This design comes from an exercise in tuning for small area, a short achievable clock period and few clock cycles per item on the open sky130 flow, not from production work.
At most, simulation tests tie the RTL to the original design; equivalence was not proved.
Not every run is shown, and edits may drop behaviour that the tests do not exercise.
No functional check of the RTL was part of runs 3 to 5.

### Met1 routing, run 1

Bar = 20 µm. Supply wires on this layer in gray.
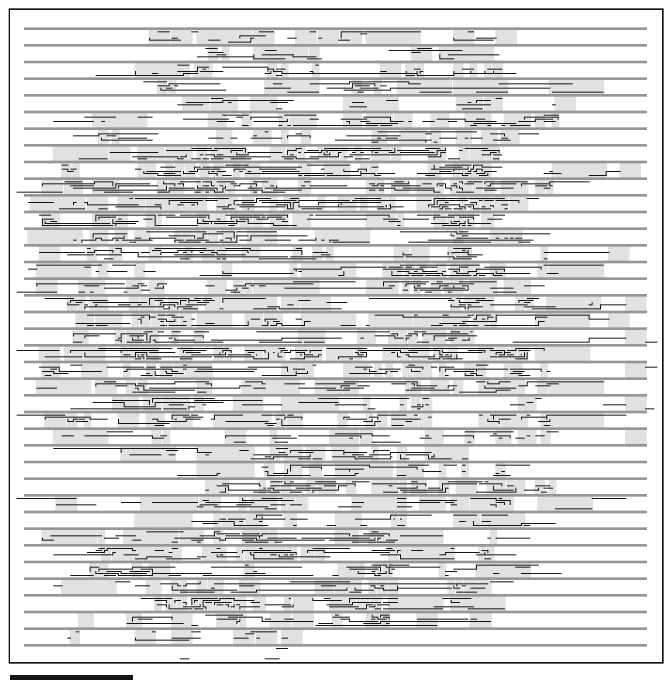
### Metal 2, run 1

Bar = 20 µm.
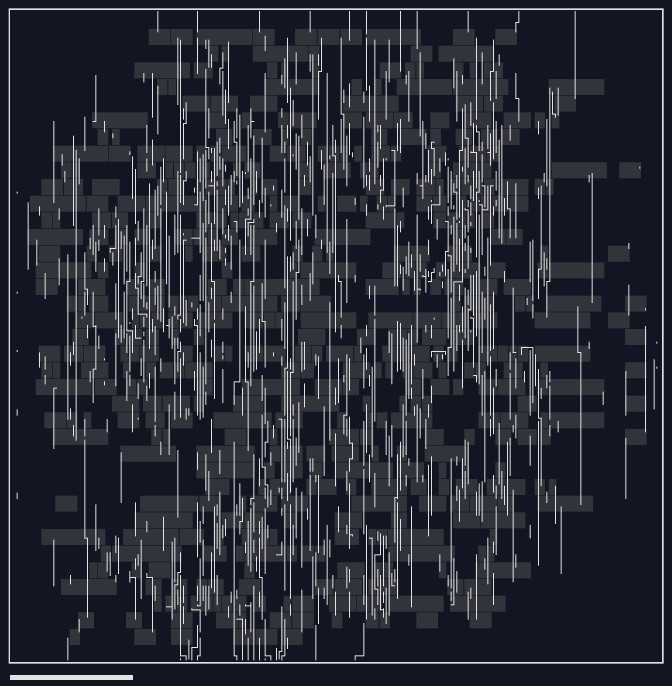
### Wire density map, run 1

Bar = 20 µm. 21 x 21 tiles, from dark blue (low) to red (high), scaled to the fullest tile. Values are wire area over tile area, all layers added.
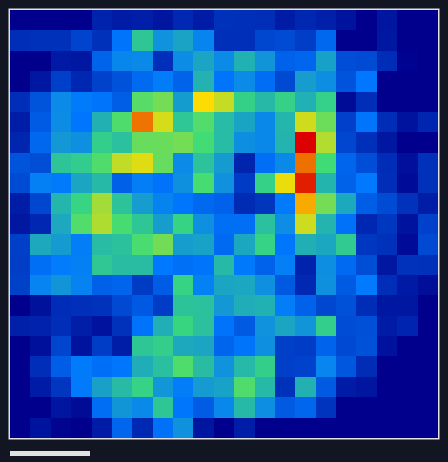
$ cat flow/config.mk
export PLATFORM = sky130hd
export DESIGN_NAME = part1
export DESIGN_NICKNAME = part1
export VERILOG_FILES = /design/flow/design.v
export SDC_FILE = /design/flow/constraint.sdc
export NUM_CORES = 4
export LEC_CHECK = 0
export CAP_MARGIN = 20
export CORE_MARGIN = 2
export CORE_UTILIZATION = 40
export SLEW_MARGIN = 20
$ cat flow/constraint.sdc
create_clock -name core_clock -period 8.0 [get_ports {clk}]
set_input_delay 1.6000 -clock core_clock [delete_from_list [all_inputs] [get_ports {clk}]]
set_output_delay 1.6000 -clock core_clock [all_outputs]
set_load 0.01 [all_outputs]
$ cat flow/design.v
`default_nettype none
`timescale 1ns/1ns
module part1 (
    input logic clk,
    input logic rst_n,
    input logic [7:0] data_in,
    input logic data_valid,
    output logic data_ack,
    output logic [31:0] result,
    output logic result_ready,
    output logic data_error,
    input logic error_clear
);
    logic [3:0] m, a, b;
    logic       need_digit;
    logic [31:0] total;
    wire [3:0] d = data_in[3:0];
    wire is_digit = (data_in[7:4] == 4'h3) && (d <= 4'd9);
    wire is_nl    = (data_in == 8'h0a);
    wire idle     = !data_ack && !data_error;
    wire take_dig = idle && data_valid && is_digit;
    wire take_nl  = idle && data_valid && is_nl && !need_digit;
    wire reject   = idle && data_valid && !is_digit && !(is_nl && !need_digit);
    wire upd  = (m != a) || (d > b);
    wire mnew = (m == 4'hf) || (d > m);
    wire a_none = (a == 4'hf);
    wire [31:0] lineval = a_none ? ({28'd0, b} - 32'd10)
                                 : ({28'd0, a} * 32'd10 + {28'd0, b});
    assign result = total;
    always_ff @(posedge clk or negedge rst_n) begin
        if (!rst_n) begin
            data_ack     <= 1'b0;
            result_ready <= 1'b0;
            data_error   <= 1'b0;
            need_digit   <= 1'b1;
            m <= 4'hf;
            a <= 4'hf;
            b <= 4'h0;
            total <= 32'd0;
        end else begin
            if (data_ack) begin
                data_ack <= data_valid;
                result_ready <= result_ready && data_valid;
            end else begin
                data_ack <= take_dig || take_nl;
                result_ready <= take_nl;
            end
            if (data_error) begin
                if (error_clear) begin
                    data_error <= 1'b0;
                    need_digit <= 1'b1;
                end
            end else if (reject) begin
                data_error <= 1'b1;
            end
            if (take_dig) begin
                need_digit <= 1'b0;
                if (upd) begin
                    a <= m;
                    b <= d;
                end
                if (mnew) m <= d;
            end
            if (take_nl) begin
                need_digit <= 1'b1;
                total <= total + lineval;
                m <= 4'hf;
                a <= 4'hf;
                b <= 4'h0;
            end
        end
    end
endmodule
$ cat flow/run.sh
#!/bin/bash
# synth_recipe.tcl (not shown) runs the flow's synth.tcl, then flattens the netlist and writes it again
# the make line also repeats each setting of config.mk as NAME=value (left out here)
make -C /OpenROAD-flow-scripts/flow DESIGN_CONFIG=/design/flow/config.mk WORK_HOME=/design/flow/orfs CLKGATE_MAP_FILE= SYNTH_SCRIPT=/design/flow/synth_recipe.tcl finish
==> impl_metrics.yaml, run 1 <==
timing:
  finClkSkew_ns: 0.01196
  post-route-period-util_pct: 55.48
  fin_crit_ns: 4.439
  setup_viol: 0
  tightest_slew_ns: 0.8771
  rsz0062_at_grt: "no"
  drv_slew: 0
worst_setup_path:
  cp.arrival_ns: 4.66
  slowest_stage: "dfstp_2"
  crit_family: "adder cells"
  reg2reg_from: "a[3]"
  max_stage_delay_ns: 0.61
  crit_start: "a[3]"
  reg2reg_depth: 16
  critPathCapture: "total[30]"
  path_buf_inv: 1
  critPathMostFrequentCell: "ha_1"
cells_and_area:
  multi_input_area_um2: 2804
  drive_gt1_share_pct: 6.226
  layout.nets: 591
  ff_latch_area_um2: 1212
  syn_to_final_growth_pct: 15.45
  layout_common_cells: "65 x nand2_1, 52 x o21ai_0, 47 x ha_1, 45 x clkdlybuf4s50_1, 44 x a21oi_1"
  biggestCellCategory: "multi-input combinational cells"
  final-nonclk-buf-share_pct: 9.868
  nClkBuffers: 6
  nMultiInputCombCells: 406
placement:
  dpl.hpwl_mm: 7.607
  placed_area_um2: 4736
floorplanning:
  tap_cells: 136
  die_height_um: 106.4
  die_w_um: 106.4
clock_network:
  cts_root_buf: "clkbuf_8"
  cts_tree: "yes"
  numCtsBuffers: 5
  htree_levels: 2
  cts.sinks: 48
synthesis:
  ys_seq_elements: 48
  synth_edf_count: 0
  synth_flop_cell: "dfrtp_1"
  postSynthCellCount: 493
  synth_xor_area_share_pct: 7.933
detailed_routing:
  wl_per_cell_um: 14.93
  met1Wirelength_mm: 4.972
  viasPerCell: 5.554
job:
  maxCapViolCount: 0
global_route:
  grt_pass1_wl_mm: 16.99
status:
  status: "timing/DRC/antenna clean"
Testbench counts for the RTL of run 1, summed over its fixed seeds: cycles 38,784, chars 19,392.
Back to the opening pictures, 'Met1 routing':
The layer carries 4,970 µm of wire. The wires run mostly horizontal. The layer holds 50% of the routed length. 557 nets have wire on it. The longest straight run is 44.6 µm.
final wirelength: 9.946 mm
vias post-DR: 3,699
M1 GR Usage: 25.92%

Back to the opening pictures, 'Metal 2':
The layer carries 4,580 µm of wire. The layer holds 46% of the routed length. 486 nets have wire on it.
met2 usage: 29.17%

Back to the opening pictures, 'Wire density map':
The mean over all tiles is 0.14. The emptiest ninth of the die: bottom right. 8.2% of the tiles are over half the peak. 13% of the tiles are nearly empty.

==> run 2: changes to the inputs <==
==> flow/design.v (replaced) <==
`default_nettype none
`timescale 1ns/1ns
module part1 (
    input logic clk,
    input logic rst_n,
    input logic [7:0] data_in,
    input logic data_valid,
    output logic data_ack,
    output logic [31:0] result,
    output logic result_ready,
    output logic data_error,
    input logic error_clear
);
    logic [3:0] m, a, b;
    logic       need_digit;   
    logic       nl_pend;      
    logic [31:0] total;
    wire [3:0] d = data_in[3:0];
    wire is_digit = (data_in[7:4] == 4'h3) && (d <= 4'd9);
    wire is_nl    = (data_in == 8'h0a);
    wire idle     = !data_ack && !data_error && !nl_pend;
    wire take_dig = idle && data_valid && is_digit;
    wire take_nl  = idle && data_valid && is_nl && !need_digit;
    wire reject   = idle && data_valid && !is_digit && !(is_nl && !need_digit);
    wire upd  = (m != a) || (d > b);
    wire mnew = (m == 4'hf) || (d > m);
    wire [7:0] line_val = (a == 4'hf) ? ({4'd0, b} - 8'd10)
                                      : ({4'd0, a} * 8'd10 + {4'd0, b});
    wire [7:0]  addend  = {a, b} & {8{nl_pend}};
    wire [8:0]  lo_sum  = {1'b0, total[7:0]} + {1'b0, addend};
    wire        hi_step = lo_sum[8] ^ addend[7];
    wire [23:0] hi_p    = total[31:8] ^ {24{addend[7]}};
    logic [23:0] hi_flip;
    always_comb begin
        for (int i = 0; i < 24; i++) begin
            hi_flip[i] = hi_step;
            for (int j = 0; j < i; j++) hi_flip[i] = hi_flip[i] & hi_p[j];
        end
    end
    assign result = total;
    always_ff @(posedge clk or negedge rst_n) begin
        if (!rst_n) begin
            data_ack     <= 1'b0;
            result_ready <= 1'b0;
            data_error   <= 1'b0;
            need_digit   <= 1'b1;
            nl_pend      <= 1'b0;
            m <= 4'hf;
            a <= 4'hf;
            b <= 4'h0;
            total <= 32'd0;
        end else begin
            if (data_ack) begin
                data_ack <= data_valid;
                result_ready <= result_ready && data_valid;
            end else begin
                data_ack <= take_dig || nl_pend;
                result_ready <= nl_pend;
            end
            if (data_error) begin
                if (error_clear) begin
                    data_error <= 1'b0;
                    need_digit <= 1'b1;
                end
            end else if (reject) begin
                data_error <= 1'b1;
            end
            if (take_dig) need_digit <= 1'b0;
            if (take_nl)  need_digit <= 1'b1;
            nl_pend <= take_nl;
            total   <= {total[31:8] ^ hi_flip, lo_sum[7:0]};
            if (take_dig) begin
                if (upd) begin
                    a <= m;
                    b <= d;
                end
                if (mnew) m <= d;
            end
            if (take_nl) begin
                {a, b} <= line_val;
            end
            if (nl_pend) begin
                m <= 4'hf;
                a <= 4'hf;
                b <= 4'h0;
            end
        end
    end
endmodule
--- a/flow/config.mk
+++ b/flow/config.mk
@@ -8,4 +8,5 @@
 export CAP_MARGIN = 20
 export CORE_MARGIN = 2
 export CORE_UTILIZATION = 40
+export SETUP_SLACK_MARGIN = 5
 export SLEW_MARGIN = 20
==> impl_metrics.yaml, run 2 <==
status:
  status: "timing/DRC/antenna clean"
timing:
  setup_viol: 0
  rsz0062_at_grt: "no"
  fin_crit_ns: 2.939
  tightest_slew_ns: 0.6383
job:
  maxCapViolCount: 0
clock_network:
  numCtsBuffers: 5
  cts.sinks: 49
  cts_tree: "yes"
  htree_levels: 2
  cts_root_buf: "clkbuf_8"
synthesis:
  syn_area_um2: 3216
  synth_xor_area_share_pct: 12.53
  synth_flop_cell: "dfrtp_1"
  yosysTopAreaCellShare_pct: 31.13
  ys_seq_elements: 49
  synth_edf_count: 0
  postSynthCellCount: 336
  post-synth-top-count-cell: "dfrtp_1"
floorplanning:
  tap_cells: 102
  die_w_um: 93.66
  die_height_um: 93.66
cells_and_area:
  layout_common_cells: "38 x clkdlybuf4s50_1, 31 x nor2_1, 31 x dfrtp_1, 30 x xnor2_1, 22 x ha_1"
  final-nonclk-buf-share_pct: 12.51
  ff_latch_area_um2: 1251
  nClkBuffers: 8
  biggestCellCategory: "multi-input combinational cells"
  drive_gt1_share_pct: 17.44
  nMultiInputCombCells: 265
  syn_to_final_growth_pct: 26.26
  multi_input_area_um2: 2031
worst_setup_path:
  critPathCapture: "result[23]"
  slowest_stage: "clkdlybuf4s50_1"
  max_stage_delay_ns: 0.58
  cp.arrival_ns: 1.34
  reg2reg_depth: 10
  crit_start: "total[23]"
  path_buf_inv: 1
  crit_family: "buffers and inverters"
  reg2reg_from: "nl_pend"
min_path:
  worstHoldEndpoint: "total[31]"
global_route:
  grt_pass1_wl_mm: 12.26
  grt_use_met1_pct: 25.76
  grtUsageMet2_pct: 26.68
detailed_routing:
  viasPerCell: 5.226
  firstDrtPassIters: 4
  met1Wirelength_mm: 3.661
  vias: 2571
  wl_per_cell_um: 14.58
placement:
  dpl.hpwl_mm: 5.072
  placed_area_um2: 3766
Testbench counts for the RTL of run 2, summed over its fixed seeds: cycles 38,976, chars 19,392.
### Wires after detailed routing, run 2

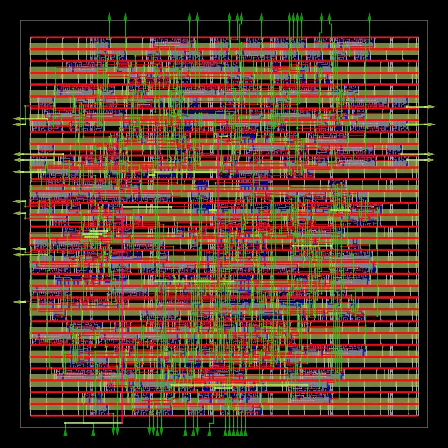
final wirelength: 7.173 mm
gr usage total: 17.36%

### M3 wires, run 2

Bar = 20 µm.
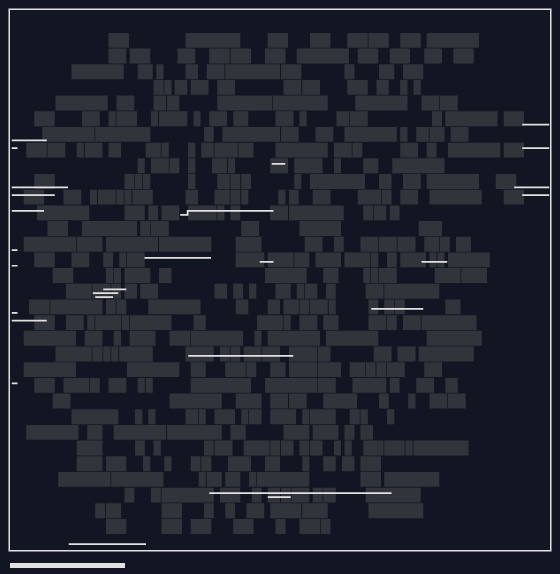
The layer holds 2.5% of the routed length. The longest straight run is 31.3 µm. 22 nets have wire on it. The layer carries 177 µm of wire.

==> run 3: changes to the inputs <==
==> flow/design.v (replaced) <==
`default_nettype none
`timescale 1ns/1ns
module part1 (
    input logic clk,
    input logic rst_n,
    input logic [7:0] data_in,
    input logic data_valid,
    output logic data_ack,
    output logic [31:0] result,
    output logic result_ready,
    output logic data_error,
    input logic error_clear
);
    logic [3:0] m, a, b;
    logic       need_digit;   
    logic       nl_pend;      
    logic       dig_pend;     
    logic [3:0] dreg;         
    logic [7:0] lval;         
    logic [31:0] total;
    wire is_digit = (data_in[7:4] == 4'h3) && (data_in[3:0] <= 4'd9);
    wire is_nl    = (data_in == 8'h0a);
    wire idle     = !data_ack && !data_error && !nl_pend;
    wire take_dig = idle && data_valid && is_digit;
    wire take_nl  = idle && data_valid && is_nl && !need_digit;
    wire reject   = idle && data_valid && !is_digit && !(is_nl && !need_digit);
    wire upd  = (m != a) || (dreg > b);
    wire mnew = (m == 4'hf) || (dreg > m);
    wire [7:0] cur_val = (a == 4'hf) ? ({4'd0, b} - 8'd10)
                                     : ({4'd0, a} * 8'd10 + {4'd0, b});
    assign result = total;
    wire [8:0] lo_sum = {1'b0, total[7:0]} + {1'b0, lval};
    wire       hi_step = lo_sum[8] ^ lval[7];
    wire [23:0] hi_p = total[31:8] ^ {24{lval[7]}};
    logic [23:0] hi_flip;
    always_comb begin
        for (int i = 0; i < 24; i++) begin
            hi_flip[i] = hi_step;
            for (int j = 0; j < i; j++) hi_flip[i] = hi_flip[i] & hi_p[j];
        end
    end
    always_ff @(posedge clk) begin
        dreg <= data_in[3:0];
    end
    always_ff @(posedge clk or negedge rst_n) begin
        if (!rst_n) begin
            data_ack     <= 1'b0;
            result_ready <= 1'b0;
            data_error   <= 1'b0;
            need_digit   <= 1'b1;
            nl_pend      <= 1'b0;
            dig_pend     <= 1'b0;
            m <= 4'hf;
            a <= 4'hf;
            b <= 4'h0;
            lval <= 8'd0;
            total <= 32'd0;
        end else begin
            if (data_ack) begin
                data_ack <= data_valid;
                result_ready <= result_ready && data_valid;
            end else begin
                data_ack <= take_dig || nl_pend;
                result_ready <= nl_pend;
            end
            if (data_error) begin
                if (error_clear) begin
                    data_error <= 1'b0;
                    need_digit <= 1'b1;
                end
            end else if (reject) begin
                data_error <= 1'b1;
            end
            if (take_dig) need_digit <= 1'b0;
            if (take_nl)  need_digit <= 1'b1;
            dig_pend <= take_dig;
            nl_pend  <= take_nl;
            lval     <= take_nl ? cur_val : 8'd0;
            total    <= {total[31:8] ^ hi_flip, lo_sum[7:0]};
            if (dig_pend) begin
                if (upd) begin
                    a <= m;
                    b <= dreg;
                end
                if (mnew) m <= dreg;
            end
            if (nl_pend) begin
                m <= 4'hf;
                a <= 4'hf;
                b <= 4'h0;
            end
        end
    end
endmodule
--- a/flow/config.mk
+++ b/flow/config.mk
@@ -5,6 +5,7 @@
 export SDC_FILE = /design/flow/constraint.sdc
 export NUM_CORES = 4
 export LEC_CHECK = 0
+export ABC_CLOCK_PERIOD_IN_PS = 2000
 export CAP_MARGIN = 20
 export CORE_MARGIN = 2
 export CORE_UTILIZATION = 40
==> impl_metrics.yaml, run 3 <==
min_path:
  worstHoldEndpoint: "total[0]"
  hold_path_class: "flop to flop"
global_route:
  grt_pass1_wl_mm: 12.64
  grt_start_max_net_pins: 59
  grt_use_met1_pct: 20.67
  grt_overflow_total: 0
  grtUsageMet2_pct: 26.95
  grtUsageTotal_pct: 16.13
cells_and_area:
  biggestCellCategory: "multi-input combinational cells"
  multi_input_area_share_pct: 44.71
  drive_gt1_share_pct: 11.06
  layout_common_cells: "44 x clkdlybuf4s50_1, 39 x dfrtp_1, 32 x nand2_1, 30 x nor2_1"
  syn_to_final_growth_pct: 21.67
  nClkBuffers: 12
  nMultiInputCombCells: 268
  multi_input_area_um2: 1944
  final-nonclk-buf-share_pct: 10.87
  ff_latch_area_um2: 1555
  clk_share_pct: 4.430
  buffers: 48
timing:
  rsz0062_at_grt: "no"
  setup_viol: 0
  tightest_slew_ns: 0.8748
  fmax_ghz: 0.3403
  fin_crit_ns: 2.939
floorplanning:
  die_w_um: 98.54
  tap_cells: 108
  die_height_um: 98.54
clock_network:
  cts.sinks: 62
  htree_levels: 3
  cts_setup_buffers: 0
  cts_root_buf: "clkbuf_8"
  numCtsBuffers: 9
  cts_tree: "yes"
synthesis:
  synth_xor_area_share_pct: 11.27
  async_reset_ff_share_pct: 93.55
  synth_flop_cell: "dfrtp_1"
  post-synth-top-count-cell: "dfrtp_1"
  synth_edf_count: 0
  syn_area_um2: 3575
  synthTopCellsByCount: "49 x dfrtp_1, 32 x nand2_1, 30 x nor2_1"
  yosysTopAreaCellShare_pct: 34.30
  postSynthCellCount: 353
  ys_seq_elements: 62
detailed_routing:
  met1Wirelength_mm: 3.378
  firstDrtPassIters: 4
  vias: 2761
  routed_wl_mm: 7.331
  drc_errors: 0
  viasPerCell: 5.361
  wl_per_cell_um: 14.23
placement:
  dpl.hpwl_mm: 5.164
  placed_area_um2: 4133
  place_congestion: 0.8018
worst_setup_path:
  reg2reg_from: "total[0]"
  cp.arrival_ns: 1.34
  crit_start: "total[25]"
  reg2reg_depth: 8
  critPathCapture: "result[25]"
  path_buf_inv: 1
  slowest_stage: "clkdlybuf4s50_1"
  max_stage_delay_ns: 0.57
  crit_family: "buffers and inverters"
status:
  status: "timing/DRC/antenna clean"
job:
  maxCapViolCount: 0
### Met1 routing, run 3

Bar = 20 µm. Supply wires on this layer in gray.
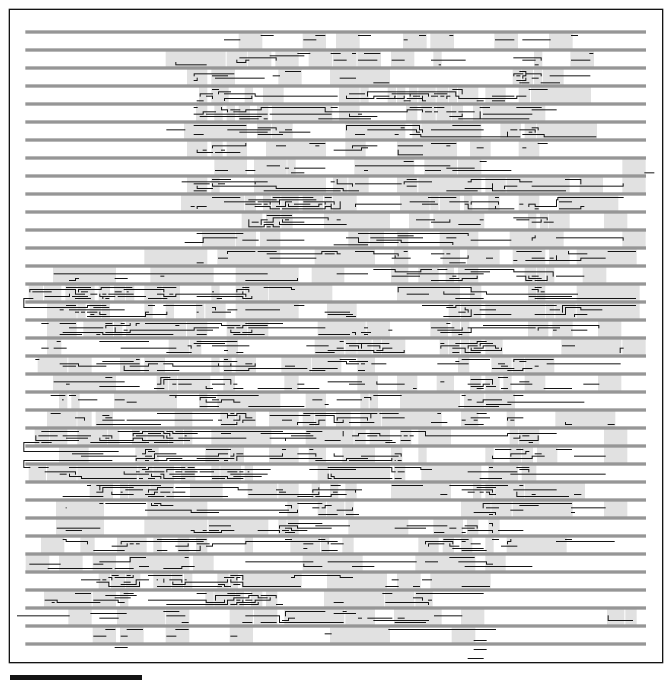
The layer holds 46% of the routed length. 405 nets have wire on it. The longest straight run is 32.2 µm. The wires run mostly horizontal. The layer carries 3,380 µm of wire.

### Metal 2, run 3

Bar = 20 µm.
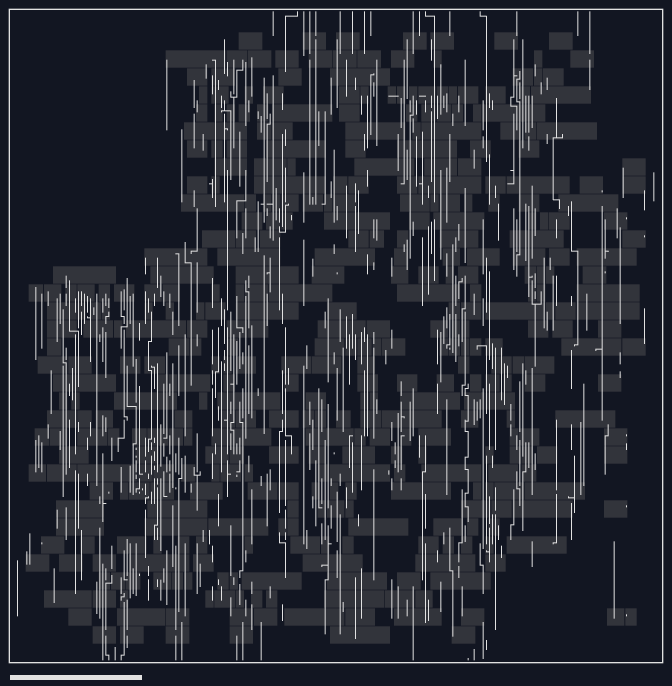
The longest straight run is 32.3 µm. The layer holds 49% of the routed length. 367 nets have wire on it. The layer carries 3,600 µm of wire.

==> run 4: changes to the inputs <==
==> flow/config.mk (replaced) <==
export PLATFORM = sky130hd
export DESIGN_NAME = part1
export DESIGN_NICKNAME = part1
export VERILOG_FILES = /design/flow/design.v
export SDC_FILE = /design/flow/constraint.sdc
export NUM_CORES = 4
export LEC_CHECK = 0
export CAP_MARGIN = 20
export CORE_MARGIN = 2
export CORE_UTILIZATION = 40
export SLEW_MARGIN = 20
==> impl_metrics.yaml, run 4 <==
status:
  status: "timing/DRC/antenna clean"
cells_and_area:
  multi_input_area_um2: 1936
  layout_common_cells: "49 x dfrtp_1, 45 x clkdlybuf4s50_1, 32 x nand2_1, 30 x nor2_1"
  ff_latch_area_um2: 1543
  buffers: 48
  multi_input_area_share_pct: 44.75
  clk_share_pct: 4.455
  drive_gt1_share_pct: 8.354
  final-nonclk-buf-share_pct: 10.88
  nClkBuffers: 12
  syn_to_final_growth_pct: 21.00
detailed_routing:
  wl_per_cell_um: 14.19
  met1Wirelength_mm: 3.384
  firstDrtPassIters: 4
  drc_errors: 0
worst_setup_path:
  path_buf_inv: 1
  crit_family: "buffers and inverters"
  reg2reg_depth: 8
  cp.arrival_ns: 1.41
  max_stage_delay_ns: 0.59
  reg2reg_from: "total[0]"
  crit_path_end_kind: "primary output"
  crit_start: "total[11]"
floorplanning:
  die_height_um: 98.54
  dieArea_um2: 9709
  die_w_um: 98.54
  tap_cells: 108
synthesis:
  synth_xor_area_share_pct: 11.27
  postSynthCellCount: 353
  synthTopCellsByCount: "49 x dfrtp_1, 32 x nand2_1, 30 x nor2_1"
  syn_area_um2: 3575
  synth_edf_count: 0
  post-synth-top-count-cell: "dfrtp_1"
  async_reset_ff_share_pct: 93.55
  synth_flop_cell: "dfrtp_1"
clock_network:
  clkTransAtPathRegs_ns: 0.06
  cts.sinks: 62
  numCtsBuffers: 9
  cts_root_buf: "clkbuf_8"
  cts_setup_buffers: 0
  htree_levels: 3
min_path:
  worstHoldEndpoint: "total[0]"
  hold_path_class: "flop to flop"
placement:
  place_congestion: 0.8018
  dpl.hpwl_mm: 5.164
  portBuffers: 46
  placed_area_um2: 4133
global_route:
  grt_overflow_total: 0
  grt_start_max_net_pins: 59
  grtUsageMet2_pct: 27.00
  grtUsageTotal_pct: 16.16
  grt_pass1_wl_mm: 12.67
timing:
  tightest_slew_ns: 0.8982
  setup_viol: 0
  fin_crit_ns: 3.011
  rsz0062_at_grt: "no"
  fmax_ghz: 0.3321
job:
  maxCapViolCount: 0
### Met1 routing, run 4

Bar = 20 µm. Supply wires on this layer in gray.
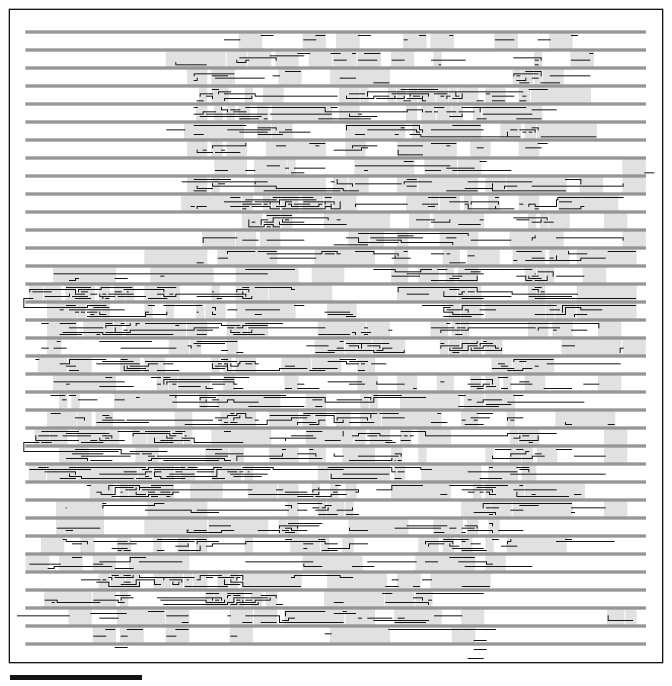
The longest straight run is 32.2 µm. The wires run mostly horizontal. The layer holds 46% of the routed length.
M1 GR Usage: 20.71%
vias post-DR: 2,753
final wirelength: 7.307 mm

### M3 wires, run 4

Bar = 20 µm.
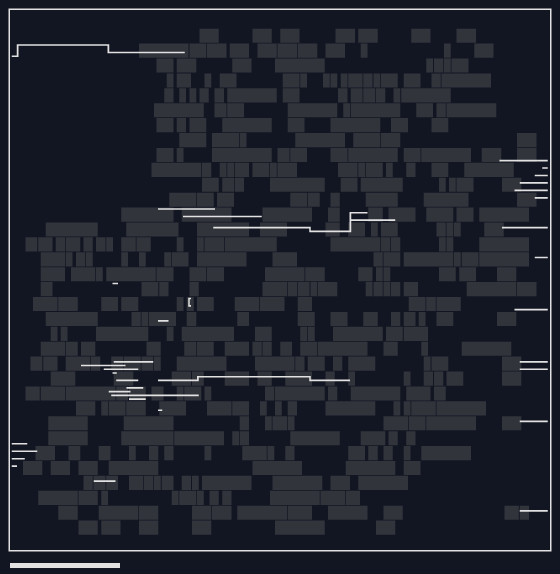
The wires run mostly horizontal. The longest straight run is 20.5 µm.
M3 GR Usage: 3.901%

==> run 5: changes to the inputs <==
==> flow/design.v (replaced) <==
`default_nettype none
`timescale 1ns/1ns
module part1 (
    input logic clk,
    input logic rst_n,
    input logic [7:0] data_in,
    input logic data_valid,
    output logic data_ack,
    output logic [31:0] result,
    output logic result_ready,
    output logic data_error,
    input logic error_clear
);
    typedef enum logic [2:0] {
        S_EXPECT_DIGIT          = 0,
        S_EXPECT_DIGIT_OR_EOL   = 1,
        S_PROCESS               = 2,
        S_PROCESS_ACK           = 3,
        S_PREPARE_UPDATE_RESULT = 4,
        S_RESULT_READY          = 5,
        S_ERROR                 = 6
    } state_t;
    localparam logic [7:0] ASCII_NEWLINE = "\n";
    localparam logic [7:0] ASCII_0 = "0";
    localparam logic [7:0] ASCII_9 = "9";
    int bin_data_in;
    state_t current_state, next_state;
    int current_result;
    int max1;
    int max2;
    int saved_max1;
    int saved_max2;
    int saved_data_in;
    logic max1_just_found;
    int temp_result;
    wire is_ascii_digit;
    wire is_terminator;
    assign is_terminator = data_in == ASCII_NEWLINE;
    assign is_ascii_digit = (data_in >= ASCII_0 && data_in <= ASCII_9);
    assign bin_data_in = int'(data_in) - int'(ASCII_0);
    assign result = current_result;
    always_comb begin
        temp_result = max1 * 10 + max2;
        if (max1_just_found) begin
            if (saved_data_in > max2) begin
                temp_result = saved_max1 * 10 + saved_data_in;
            end else begin
                temp_result = saved_max1 * 10 + saved_max2;
            end
        end
    end
    always_ff @(posedge clk, negedge rst_n) begin
        if (!rst_n) begin
            data_error <= 1'b0;
            current_state <= S_EXPECT_DIGIT;
        end else begin
            data_error <= next_state == S_ERROR;
            current_state <= next_state;
        end
    end
    always_comb begin
        next_state = current_state;
        data_ack = 1'b0;
        result_ready = 1'b0;
        unique case (current_state)
            S_EXPECT_DIGIT: begin
                if (data_valid) begin
                    if (is_ascii_digit) begin
                        next_state = S_PROCESS;
                    end else begin
                        next_state = S_ERROR;
                    end
                end
            end
            S_EXPECT_DIGIT_OR_EOL: begin
                if (data_valid) begin
                    if (is_ascii_digit) begin
                        next_state = S_PROCESS;
                    end else if (is_terminator) begin
                        next_state = S_PREPARE_UPDATE_RESULT;
                    end else begin
                        next_state = S_ERROR;
                    end
                end
            end
            S_PROCESS: begin
                next_state = S_PROCESS_ACK;
            end
            S_PROCESS_ACK: begin
                data_ack = 1'b1;
                if (!data_valid) begin
                    next_state = S_EXPECT_DIGIT_OR_EOL;
                end
            end
            S_PREPARE_UPDATE_RESULT: begin
                next_state = S_RESULT_READY;
            end
            S_RESULT_READY: begin
                data_ack = 1'b1;
                result_ready = 1'b1;
                if (!data_valid) begin
                    next_state = S_EXPECT_DIGIT;
                end
            end
            S_ERROR: begin
                if (error_clear) begin
                    next_state = S_EXPECT_DIGIT;
                end
            end
            default: begin
                next_state = S_EXPECT_DIGIT;
            end
        endcase
    end
    always_ff @(posedge clk or negedge rst_n) begin
        if (!rst_n) begin
            current_result <= 0;
            max1 <= -1;
            max2 <= -1;
            saved_max1 <= -1;
            saved_max2 <= -1;
            saved_data_in <= -1;
            max1_just_found <= 1'b0;
        end else begin
            unique case (current_state)
                S_EXPECT_DIGIT: begin
                end
                S_EXPECT_DIGIT_OR_EOL: begin
                end
                S_PROCESS: begin
                    max1_just_found <= 1'b0;
                    if (bin_data_in > max1) begin
                        saved_max1 <= max1;
                        saved_max2 <= max2;
                        saved_data_in <= bin_data_in;
                        max1 <= bin_data_in;
                        max2 <= -1;
                        max1_just_found <= 1'b1;
                    end else if (bin_data_in > max2) begin
                        max2 <= bin_data_in;
                    end
                end
                S_PROCESS_ACK: begin
                end
                S_PREPARE_UPDATE_RESULT: begin
                    current_result <= current_result + temp_result;
                end
                S_RESULT_READY: begin
                    max1 <= -1;
                    max2 <= -1;
                    saved_max1 <= -1;
                    saved_max2 <= -1;
                    saved_data_in <= -1;
                    max1_just_found <= 1'b0;
                end
                S_ERROR: begin
                end
                default: begin
                end
            endcase
        end
    end
endmodule
==> impl_metrics.yaml, run 5 <==
placement:
  placed_area_um2: 10300
  portBuffers: 46
  place_congestion: 0.9430
  dp.cells: 1535
  dpl.hpwl_mm: 20.72
worst_setup_path:
  cp.arrival_ns: 7.61
  worstPathMaxFanout: 6
  cp.depth: 32
  path_buf_inv: 1
  reg2reg_from: "saved_data_in[0]"
  crit_start: "saved_data_in[0]"
  cp-start-kind: "flop"
  reg2reg_depth: 32
  max_stage_delay_ns: 0.57
  crit_family: "compound AO/OA/AOI/OAI gates"
  crit_path_end_kind: "flop"
synthesis:
  synth_seq_area_share_pct: 19.70
  async_reset_ff_share_pct: 100.0
  post-synth-top-count-cell: "ha_1"
  avgSynthCellArea_um2: 7.959
  synth.area.mux_share_pct: 1.093
  synth_edf_count: 0
  ys_seq_elements: 73
  synth_top_cell_by_area: "ha_1"
  syn_area_um2: 9503
  yosys_warnings: 1
  synth_xor_area_share_pct: 8.387
  synth_top_family_by_area: "compound AO/OA/AOI/OAI gates"
  synthTopCellsByCount: "152 x ha_1, 127 x nand2_1, 107 x a21oi_1, 107 x o21ai_0, 74 x inv_1"
  yosysTopAreaCellShare_pct: 20.01
  synth_simple_gate_area_share_pct: 17.18
  synth_compound_area_share_pct: 27.74
  synth_flop_cell: "dfrtp_1"
  postSynthCellCount: 1194
cells_and_area:
  diodes: 0
  syn_to_final_growth_pct: 12.14
  nMultiInputCombCells: 1006
  ff_latch_area_um2: 1872
  inverters: 78
  buffers: 60
  multi_input_area_share_pct: 67.90
  multi_input_area_um2: 7236
  drive_gt1_share_pct: 8.435
  nClkBuffers: 10
  seq_area_share_pct: 17.56
  design_area_um2: 10660
  seq_cells: 73
  fill_cells: 2407
  final-nonclk-buf-share_pct: 5.284
  clk_share_pct: 2.759
  layout_common_cells: "152 x ha_1, 127 x nand2_1, 107 x a21oi_1, 103 x o21ai_0, 74 x inv_1"
  largest_reg_flops: 32
timing:
  fin_tns_setup_ns: 0
  tightest_slew_ns: 0.8482
  drv_slew: 0
  setup_viol: 0
  fmax_ghz: 0.1359
  rsz0062_at_grt: "no"
  fin_hold_ws_ns: 0.5041
  finClkSkew_ns: 0.01190
  setup_ws_ns: 0.6391
  fin_crit_ns: 7.361
floorplanning:
  io_pins: 47
  rows: 56
  dieArea_um2: 25010
  core_um2: 23400
  die_height_um: 158.1
  tap_cells: 319
  die_w_um: 158.1
clock_network:
  clkTransAtPathRegs_ns: 0.06
  numCtsBuffers: 9
  cts_setup_buffers: 0
  cts_hold_buf: 0
  post_cts_resized: 0
  clkLatencyLatePin_ns: 0.36
  htree_levels: 3
  cts_root_buf: "clkbuf_16"
  cts.sinks: 73
job:
  maxCapViolCount: 0
global_route:
  grtUsageMet2_pct: 37.60
  grt_use_met3_pct: 2.518
  grt_overflow_total: 0
  grt_pass1_vias: 8291
  grt_use_met1_pct: 27.29
  top_usage_layer: "met2"
  grt_start_max_net_pins: 62
  grt_pass1_wl_mm: 42.61
min_path:
  whs_path_depth: 2
  hp-start: "current_result[23]"
  worstHoldEndpoint: "current_result[23]"
  hold_path_class: "flop to flop"
detailed_routing:
  drc_errors: 0
  firstDrtPassIters: 5
  met1Wirelength_mm: 11.80
  top_layer_used: "met4"
  drt_iter0_markers: 411
status:
  status: "timing/DRC/antenna clean"
### The metal 4 layer, run 5

Bar = 50 µm. Supply wires on this layer in gray.
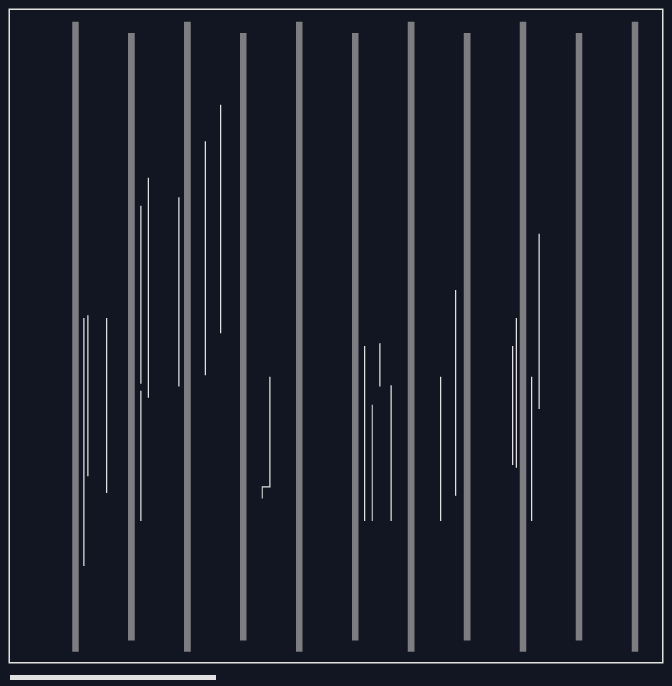
The layer holds 3.1% of the routed length. The layer carries 795 µm of wire.
final wirelength: 26.10 mm
vias post-DR: 8,624

### Wires after detailed routing, run 5

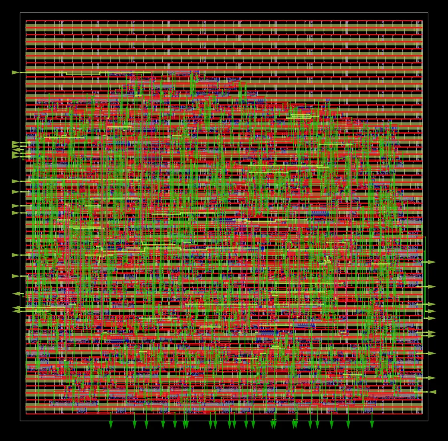
drt wl/cell: 16.82 µm
gr usage total: 21.51%
metal3 WL: 736 µm
met2 routed WL: 12.77 mm

==> re-timing with driven ports <==
Ports are ideal in the flow. The routed layouts listed here were re-timed in OpenROAD.
Step 1, drivers: a clkbuf_16 drives clk and a buf_2 each remaining input, both assumed.
Step 2, shift: input delay + t, output delay - t, t = (earliest + latest rising clock arrival at the registers) / 2. This alone moves slack from input paths to output paths.
Slacks: ideal ports / drivers / drivers and shift; pairs: ideal ports / drivers.
run	t (ns)	setup slack, ns	slew at the worst register clock pin (ns)
run 1	0.329	3.561 / 3.561 / 3.561	0.10 / 0.10
run 2	0.327	5.061 / 5.031 / 4.761	0.09 / 0.09
run 3	0.360	5.061 / 5.032 / 4.817	0.07 / 0.07
run 4	0.364	4.989 / 4.959 / 4.733	0.07 / 0.07
run 5	0.392	0.639 / 0.639 / 0.639	0.07 / 0.07
After both steps every run listed still meets setup and hold. The setup slack of run 2, which loses most, moves by -0.030 ns with the drivers and by -0.300 ns with both steps.
